What follows belongs to an exercise in optimizing a design on an open flow for small area and a short achievable clock period; a production flow would make more cautious choices.
At most, simulation tests tie the RTL to the original design; equivalence was not proved.
Not every run is shown, and edits may drop behaviour that the tests do not exercise.
Only the layout flow was run in run 2; the RTL was not checked for function there.

==> flow/design.v <==
`timescale 1ns / 1ns
module Sqrt2
          (In,
           Out, clk, reset);
  input   [14:0] In;   
  input clk, reset;
  output reg [14:0] Out;   
  wire [39:0] C5_out1;   
  wire [54:0] Product5_mul_temp;   
  wire [36:0] Product5_out1;   
  wire signed [36:0] C4_out1;   
  wire signed [37:0] Sum4_add_cast;   
  wire signed [37:0] Sum4_add_cast_1;   
  wire signed [37:0] Sum4_out1;   
  wire signed [15:0] Product4_cast;   
  wire signed [53:0] Product4_mul_temp;   
  wire signed [29:0] Product4_out1;   
  wire [22:0] C3_out1;   
  wire signed [29:0] Sum3_add_cast;   
  wire signed [29:0] Sum3_add_temp;   
  wire [28:0] Sum3_out1;   
  wire [43:0] Product3_mul_temp;   
  wire [22:0] Product3_out1;   
  wire signed [23:0] C2_out1;   
  wire signed [23:0] Sum2_add_cast;   
  wire signed [23:0] Sum2_out1;   
  wire signed [15:0] Product2_cast;   
  wire signed [39:0] Product2_mul_temp;   
  wire signed [17:0] Product2_out1;   
  wire [16:0] C1_out1;   
  wire signed [17:0] Sum1_add_cast;   
  wire signed [17:0] Sum1_add_temp;   
  wire [16:0] Sum1_out1;   
  wire [31:0] Product1_mul_temp;   
  wire [14:0] Product1_out1;   
  wire [9:0] C0_out1;   
  wire [14:0] Sum0_add_cast;   
  wire [14:0] Sum0_out1;   
  reg [14:0] In_reg;
  assign C5_out1 = 40'h0000003057;
  assign Product5_mul_temp = In_reg * C5_out1;
  assign Product5_out1 = Product5_mul_temp[47:11];
  assign C4_out1 = 37'sh1FFFFCC305;
  assign Sum4_add_cast = {1'b0, Product5_out1};
  assign Sum4_add_cast_1 = {C4_out1, 1'b0};
  assign Sum4_out1 = Sum4_add_cast + Sum4_add_cast_1;
  assign Product4_cast = {1'b0, In_reg};
  assign Product4_mul_temp = Product4_cast * Sum4_out1;
  assign Product4_out1 = Product4_mul_temp[45:16];
  assign C3_out1 = 23'b00000000000101001000101;
  assign Sum3_add_cast = {1'b0, {C3_out1, 6'b000000}};
  assign Sum3_add_temp = Product4_out1 + Sum3_add_cast;
  assign Sum3_out1 = Sum3_add_temp[28:0];
  assign Product3_mul_temp = In_reg * Sum3_out1;
  assign Product3_out1 = Product3_mul_temp[36:14];
  assign C2_out1 = 24'sb111111100001101010110101;
  assign Sum2_add_cast = {1'b0, Product3_out1};
  assign Sum2_out1 = Sum2_add_cast + C2_out1;
  assign Product2_cast = {1'b0, In_reg};
  assign Product2_mul_temp = Product2_cast * Sum2_out1;
  assign Product2_out1 = Product2_mul_temp[31:14];
  assign C1_out1 = 17'b01100111111011101;
  assign Sum1_add_cast = {1'b0, C1_out1};
  assign Sum1_add_temp = Product2_out1 + Sum1_add_cast;
  assign Sum1_out1 = Sum1_add_temp[16:0];
  assign Product1_mul_temp = In_reg * Sum1_out1;
  assign Product1_out1 = Product1_mul_temp[28:14];
  assign C0_out1 = 10'b0101101101;
  assign Sum0_add_cast = {4'b0, {C0_out1, 1'b0}};
  assign Sum0_out1 = Product1_out1 + Sum0_add_cast;
    always @(posedge clk)
    begin
   if (reset)
begin
   In_reg <= 15'b0;
   Out <= 15'b0;	
end
   else
   begin
  In_reg <= In;
  Out <= Sum0_out1;
   end
   end
endmodule   
==> flow/run.sh <==
#!/bin/bash
# synth_recipe.tcl (not shown) runs the flow's synth.tcl, then flattens the netlist and writes it again
# the make line also repeats each setting of config.mk as NAME=value (left out here)
make -C /OpenROAD-flow-scripts/flow DESIGN_CONFIG=/design/flow/config.mk WORK_HOME=/design/flow/orfs CLKGATE_MAP_FILE= SYNTH_SCRIPT=/design/flow/synth_recipe.tcl finish
==> flow/config.mk <==
export PLATFORM = sky130hd
export DESIGN_NAME = Sqrt2
export DESIGN_NICKNAME = Sqrt2
export VERILOG_FILES = /design/flow/design.v
export SDC_FILE = /design/flow/constraint.sdc
export NUM_CORES = 4
export LEC_CHECK = 0
export CAP_MARGIN = 20
export CORE_MARGIN = 2
export CORE_UTILIZATION = 40
export SLEW_MARGIN = 20
==> flow/constraint.sdc <==
create_clock -name core_clock -period 35.0 [get_ports {clk}]
set_input_delay 7.0000 -clock core_clock [delete_from_list [all_inputs] [get_ports {clk}]]
set_output_delay 7.0000 -clock core_clock [all_outputs]
set_load 0.01 [all_outputs]
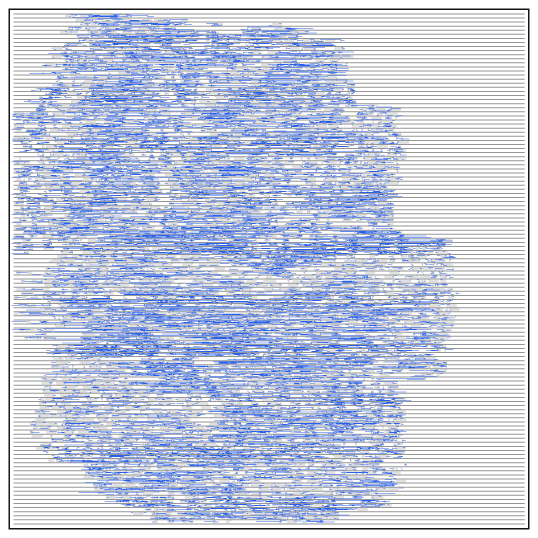
Figure 1: run 1, signal wires on met1.
Scale: 1.5 px per µm. Supply wires on this layer in grey.
main direction: horizontal
nets with wire on the layer: 6206
share of all routed wire: 43%
met1 GRT Util: 0.304
DR vias: 34500
routed wire length: 129000 µm

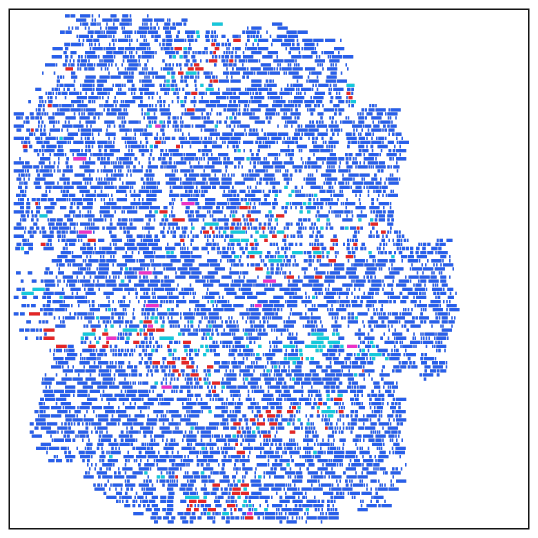
Figure 2: run 1, drive-strength map.
Scale: 1.5 px per µm.
[cyan] drive 3 to 4 | cells: 191
[blue] drive 1 or less | cells: 4871
[magenta] drive 6 and up | cells: 13
[red] drive 2 | cells: 125
Buffers excl. clock: 192
final instance area: 50000 µm²
Area Overhead vs Synth: 7.40%
setup ws final: 1540 ps

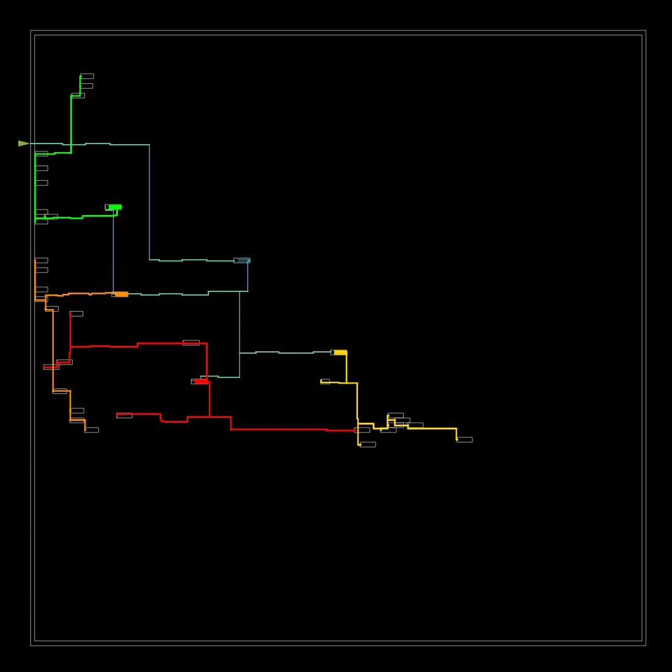
Figure 3: run 1, the clock tree on the layout.
total CTS buffers: 5
CTS Root Cell: clkbuf_16
htree depth: 2

==> reports/results.tsv, run 1 <==
stage	metric	value	unit
grt	antenna_found_initial	4	
logic_synthesis	synth_top_cell_by_area	fa_1	
finish	fin_nets	6790	
grt	grt_first_pass_wirelength	213000	µm
grt	grt_pass1_vias	38400	
logic_synthesis	synth-seq-cells	30	
logic_synthesis	synthArstFlopShare	0	
route	drtAntennaViolNets	0	
logic_synthesis	syn_inst	5228	
logic_synthesis	synth_area_per_cell	8.91	µm²
route	drc	0	
logic_synthesis	synthesis.nets	6818	
place	io_buffers	31	
sta	fin_crit	33460	ps
logic_synthesis	yosys_warnings	1	
clock_network	hold_buffers	0	
min_path	hp-class	register to register	
route	dr.pass1.iters	6	
clock_network	cts.path.max_buffers	2	
floorplan	io_pins	32	
floorplan	die_w	345	µm
floorplan	die_height	345	µm
worst_setup_path	crit_type	register to register	
sta	slew_violations	0	
sta	hold_violations	0	
worst_setup_path	crit_path_frequent_cell	fa_1	
worst_setup_path	path_buf_inv	23	
finish	drive_gt1_frac	0.0633	
floorplan	start_util	0.402	
clock_network	cts_tree	yes	
floorplan	rows	125	
route	wire_per_inst	19.3	µm
clock_network	worstSkewPairLatency	350	ps
logic_synthesis	synth_top_cell_area_share	0.480	
logic_synthesis	yosysUniqueCellTypes	97	
grt	grt.total_usage	0.226	
worst_setup_path	critPathMaxStageDelay	600	ps
sta	worst_slew_pin_slew	1090	ps
finish	antennaDiodeCount	0	
worst_setup_path	end_kind	register	
sta	fmax	29.9	MHz
sta	setup_viol	0	
logic_synthesis	synth_area	46600	µm²
logic_synthesis	ys_seq_area_frac	0.0129	
worst_setup_path	cp_top_family	adder cells	
grt	overflow	0	
route	drtIter0Drc	2100	
sta	finalCritPeriodShare	0.956	
worst_setup_path	cpMaxStageDelayCell	fa_1	
place	gp_congestion	0.893	
worst_setup_path	required	35240	ps
status	status	finished clean	
worst_setup_path	critPathLaunchType	register	
worst_setup_path	worstPathMaxFanout	15	
logic_synthesis	synthTopCellsByArea	fa_1 48%, ha_1 12%, inv_1 9.4%, and2_1 6.6%, nand2_1 5.1%	
route	vias_per_cell	5.13	
grt	grt_max_degree	89	
logic_synthesis	synth_edf_count	0	
sta	maxSlewHeadroom	0.266	
clock_network	cts.sinks	30	
sta	clock_skew	29.6	ps
floorplan	die_area	119000	µm²
floorplan	coreArea	116000	µm²
logic_synthesis	synth_flop_cell	dfxtp_1	
clock_network	clk_pin_slew	90	ps
place	dp_hpwl	102000	µm
worst_setup_path	cp.arrival	33690	ps
sta	tns	0	ps
job	maxCapViolations	0	
==> run 1: cells in the final DEF, fill, tap and decap left out, drive strengths merged, types with 13 or more instances in the layout <==
cell / instances
nor3: 43
nand2: 630
xnor2: 131
fa: 1118
and3: 28
nand3: 40
a21oi: 128
a21o: 57
nand4: 19
clkdlybuf4s50: 31
nand2b: 38
o21ai: 64
o21a: 15
o21bai: 17
a211oi: 16
buf: 161
nor2b: 48
nor2: 216
ha: 455
and2: 493
dfxtp: 30
or2: 13
xor2: 68
inv: 1165
==> run 1: routing by layer <==
metal	vias to the layer above	global-route usage	routed length [µm]
met2	978	0.378	61300
met4	6	0.0579	3880
met1	17800	0.304	55200
met5	-	0	41
met3	205	0.0412	9090
li1	15500	-	-
==> run 1: through the flow <==
step	std cells	utilization	cell area, µm²	setup WS (ps)	hold slack [ps]
floorplan	5228	-	46600	983	817
global placement	6697	0.424	49100	206	1080
detailed placement	6697	0.424	49100	-92.9	1090
CTS	6704	0.426	49300	48.1	1070
global route	6724	0.432	50000	-181	1100
finish	6724	0.432	50000	1540	1090
==> run 1: tightest hold or removal path, delay by kind of cell, from the launching register on <==
kind / cells / cell delay, ps
DFF: 1 / 420
and+or+nand+nor: 1 / 60
buffers and inverters: 1 / 360
AOI/OAI and AO/OA: 1 / 230
==> run 1: synth_stat cells, drive strengths merged (16+ instances only) <==
cell type / number
a211oi: 16
a21o: 57
a21oi: 128
and2: 493
and3: 28
clkbuf: 223
dfxtp: 30
fa: 1118
ha: 455
inv: 1165
nand2: 630
nand2b: 38
nand3: 40
nand4: 19
nor2: 216
nor2b: 48
nor3: 43
o21ai: 64
o21bai: 17
xnor2: 131
xor2: 68
==> run 1: kinds of logic after synthesis <==
group / synth area share
AO/OA/AOI/OAI: 0.0582
XOR/XNOR: 0.0395
adder cells (fa/ha/maj): 0.603
buffers and inverters: 0.112
flip-flops: 0.0129
multiplexers: 0.00285
AND/OR/NAND/NOR: 0.171
==> run 1: cell type report <==
| type | count | area (µm²) |
|---|---|---|
| timing repair buffer | 192 | 1570 |
| multi-input combinational | 3805 | 41400 |
| sequential | 30 | 647 |
| clock buffer | 7 | 164 |
| tap | 1524 | 1910 |
| fill | 11400 | 65800 |
| inverter | 1166 | 4380 |
==> run 1: what timing repair did <==
action | 4_1_cts | 5_1_grt
hold endpoints to repair | 0 | 0
setup endpoints to repair | 1 | 13
pin swaps | 0 | 22
setup buffers | 0 | 20
resized for setup | 7 | 107
==> run 1: worst paths after layout <==
| kind | start | endpoint | slack [ps] | cells past startpoint |
|---|---|---|---|---|
| worst max register to register | In_reg[5] | Out[14] | 1540 | 137 |
| worst min register to register | In_reg[12] | Out[14] | 1090 | 3 |
| worst min-delay path | In_reg[12] | Out[14] | 1090 | 3 |
| worst max-delay path | In_reg[5] | Out[14] | 1540 | 137 |
Figure 4. I/O pins on the die edge (run 1).
Scale: 1 px per µm. Pins as bars across the die edge, other pins in grey.
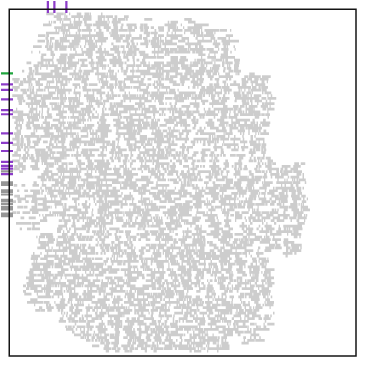

==> run 2: too many edits to list; what changed since run 1 <==
flow/design.v: 84 -> 3758 lines; modules unchanged: 0
  Sqrt2: edited, 83 -> 3758 lines
--- a/flow/config.mk
+++ b/flow/config.mk
@@ -6,4 +6,5 @@
 export NUM_CORES = 4
 export LEC_CHECK = 0
+export ABC_AREA = 1
 export CAP_MARGIN = 20
 export CORE_MARGIN = 2
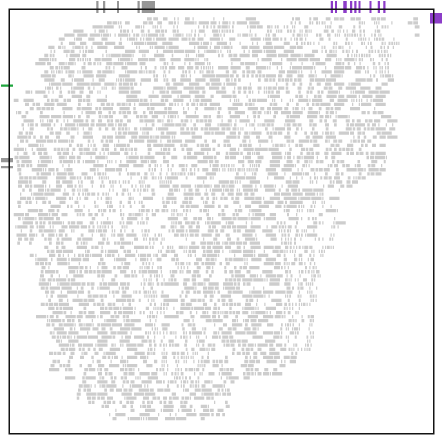
Figure 5: run 2, I/O pins on the die edge.
Scale: 1.5 px per µm. Pins as bars across the die edge, other pins in grey.
[purple] Out | pins: 15 | direction: output | edge: 10 north, 5 east
[green] clk | pins: 1 | direction: input | edge: west
all pins by edge: 23 north, 5 east, 4 west
port bufs: 31
chip width: 282 µm
die height: 282 µm

==> reports/results.tsv, run 2 <==
stage	metric	value	unit
status	status	finished clean	
logic_synthesis	post-synth-top-count-cell	inv_1	
worst_setup_path	crit_type	register to register	
grt	grt.total_usage	0.253	
logic_synthesis	synthesis.nets	4579	
worst_setup_path	critPathMaxStageDelay	820	ps
logic_synthesis	synth_top_cell_area_share	0.284	
clock_network	post-cts-setup-buffers	0	
clock_network	ctsResizeCount	0	
sta	fmax	66.7	MHz
finish	final_common_cell	inv_1	
floorplan	coreArea	76200	µm²
worst_setup_path	required	35250	ps
floorplan	die_area	79500	µm²
logic_synthesis	synth_edf_count	0	
worst_setup_path	end_kind	register	
sta	setup_viol	0	
logic_synthesis	synth_area_per_cell	8.01	µm²
route	drtIter0Drc	2572	
logic_synthesis	synth_flop_cell	dfxtp_1	
clock_network	h-tree-depth	3	
clock_network	cts_tree	yes	
worst_setup_path	worstPathMaxFanout	41	
clock_network	cts.path.max_buffers	2	
sta	maxSlewHeadroom	0.290	
clock_network	cts.sinks	82	
floorplan	io_pins	32	
logic_synthesis	yosysUniqueCellTypes	61	
grt	grt_pass1_vias	27500	
sta	fin_crit	14990	ps
logic_synthesis	synth_top_cell_by_area	fa_1	
floorplan	rows	101	
finish	drive_gt1_frac	0.0486	
place	placed_cells	4742	
grt	overflow	0	
route	drtAntennaViolNets	0	
clock_network	worstSkewPairLatency	360	ps
worst_setup_path	cp_top_family	adder cells	
sta	hold_violations	0	
worst_setup_path	cpMaxStageDelayCell	xor2_2	
place	dp_hpwl	74200	µm
sta	tns	0	ps
job	maxCapViolations	0	
clock_network	cts_made_buffers	9	
floorplan	start_util	0.406	
grt	grt_max_degree	51	
logic_synthesis	yosys_warnings	1	
logic_synthesis	synth-seq-cells	82	
worst_setup_path	crit_path_frequent_cell	fa_1	
route	vias	27000	
logic_synthesis	synthArstFlopShare	0	
clock_network	hold_buffers	0	
logic_synthesis	synthTopCellsByArea	fa_1 28%, xor2_1 15%, ha_1 11%, o22ai_1 9.4%, inv_1 8.3%	
clock_network	root_buffer	clkbuf_16	
logic_synthesis	ys_seq_area_frac	0.0531	
logic_synthesis	synth_area	30900	µm²
route	drc	0	
sta	worst_slew_pin_slew	1060	ps
finish	layout_common_cells	681 x inv_1, 538 x xor2_1, 466 x o22ai_1, 439 x fa_1, 364 x nand2_1	
finish	fin_nets	4445	
clock_network	clk_pin_slew	80	ps
route	routed_wl	99800	µm
worst_setup_path	cp.arrival	15240	ps
logic_synthesis	syn_inst	3857	
logic_synthesis	ys_top_cells_by_count	687 x inv_1, 538 x xor2_1, 466 x o22ai_1	
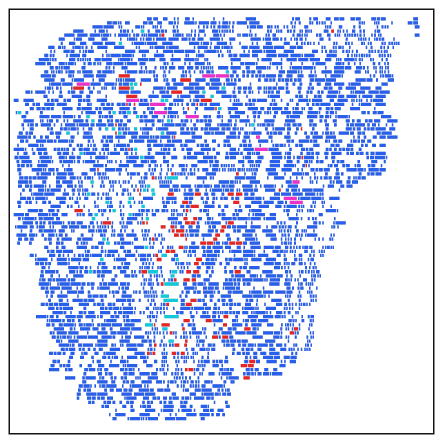
Figure 6: run 2, drive-strength map.
Scale: 1.5 px per µm.
[magenta] drive 6 and up | cells: 12
[cyan] drive 3 to 4 | cells: 62
[blue] drive 1 or less | cells: 3547
[red] drive 2 | cells: 107
final instance area: 32200 µm²
setup ws final: 20010 ps
Buffers excl. clock: 78
Area Overhead vs Synth: 4.11%

## run 2: changes by cell type after synthesis, sizes merged, moves of 83 or more
cell and change:
inv -460, nand2 -246, o22ai +488, xor2 +475
xnor2 -111, clkbuf -83, fa -679, and2 -493
ha -189
## run 2: cell families (layout without fill, tap and decap cells)
kind of cell | after synthesis | after routing | synth area share
fa+ha+maj | 705 | 705 | 0.392
other cells | 0 | 1 | 0
buf+inv | 930 | 801 | 0.118
compound gates | 859 | 859 | 0.173
flops | 82 | 82 | 0.0531
simple gates | 718 | 718 | 0.101
xor+xnor | 563 | 563 | 0.163
## run 2: metal layers
layer | GRT usage | vias up | part of all wire
met2 | 0.415 | 1270 | 0.45
met1 | 0.337 | 13200 | 0.42
li1 | - | 12300 | -
met5 | 0 | - | 0.00013
met3 | 0.0413 | 276 | 0.080
met4 | 0.0873 | 2 | 0.041
## run 2: layout make-up
cell class / count / area (µm²)
Multi-Input combinational cell: 2845 / 25600
Clock inverter: 5 / 61.3
Inverter: 707 / 2660
Clock buffer: 11 / 243
Tap cell: 1030 / 1290
Sequential cell: 82 / 1650
Fill cell: 7722 / 44000
Antenna cell: 1 / 2.50
Timing Repair Buffer: 78 / 663
## run 2: worst paths after layout
kind | endpoint | slack [ps] | depth (start not counted) | start
max | s1r[15] | 20010 | 56 | d1[5]
min | d2[13] | 440 | 0 | d1[13]
max reg2reg | s1r[15] | 20010 | 56 | d1[5]
min reg2reg | d2[13] | 440 | 0 | d1[13]
## run 2: per-stage QoR
| step | setup slack, ps | cell area (µm²) | hold slack (ps) | util |
|---|---|---|---|---|
| after floorplan | 22010 | 30900 | 329 | - |
| after global placement | 20330 | 31900 | 418 | 0.418 |
| after detailed placement | 20180 | 31900 | 443 | 0.418 |
| after CTS | 20120 | 32200 | 444 | 0.422 |
| after global routing | 19060 | 32200 | 454 | 0.422 |
| final | 20010 | 32200 | 440 | 0.422 |

==> static timing again, ports no longer ideal <==
No port has a modelled driver above. Below, the same layouts with a new extraction and two added sets of constraints. Step 1, drivers: a clkbuf_16 drives clk and a buf_2 each remaining input, both assumed. Step 2, shift: input delay + t, output delay - t, t = (earliest + latest rising clock arrival at the registers) / 2. This alone moves slack from input paths to output paths. a / b / c = no drivers / after step 1 / after step 2; a / b = the first two.
run | t (ns) | setup slack, ns | worst register clock-pin slew, ns
run 1 | 0.386 | 1.544 / 1.544 / 1.544 | 0.09 / 0.09
run 2 | 0.399 | 20.009 / 20.009 / 20.009 | 0.08 / 0.08
After both steps setup and hold are still met in every run listed.
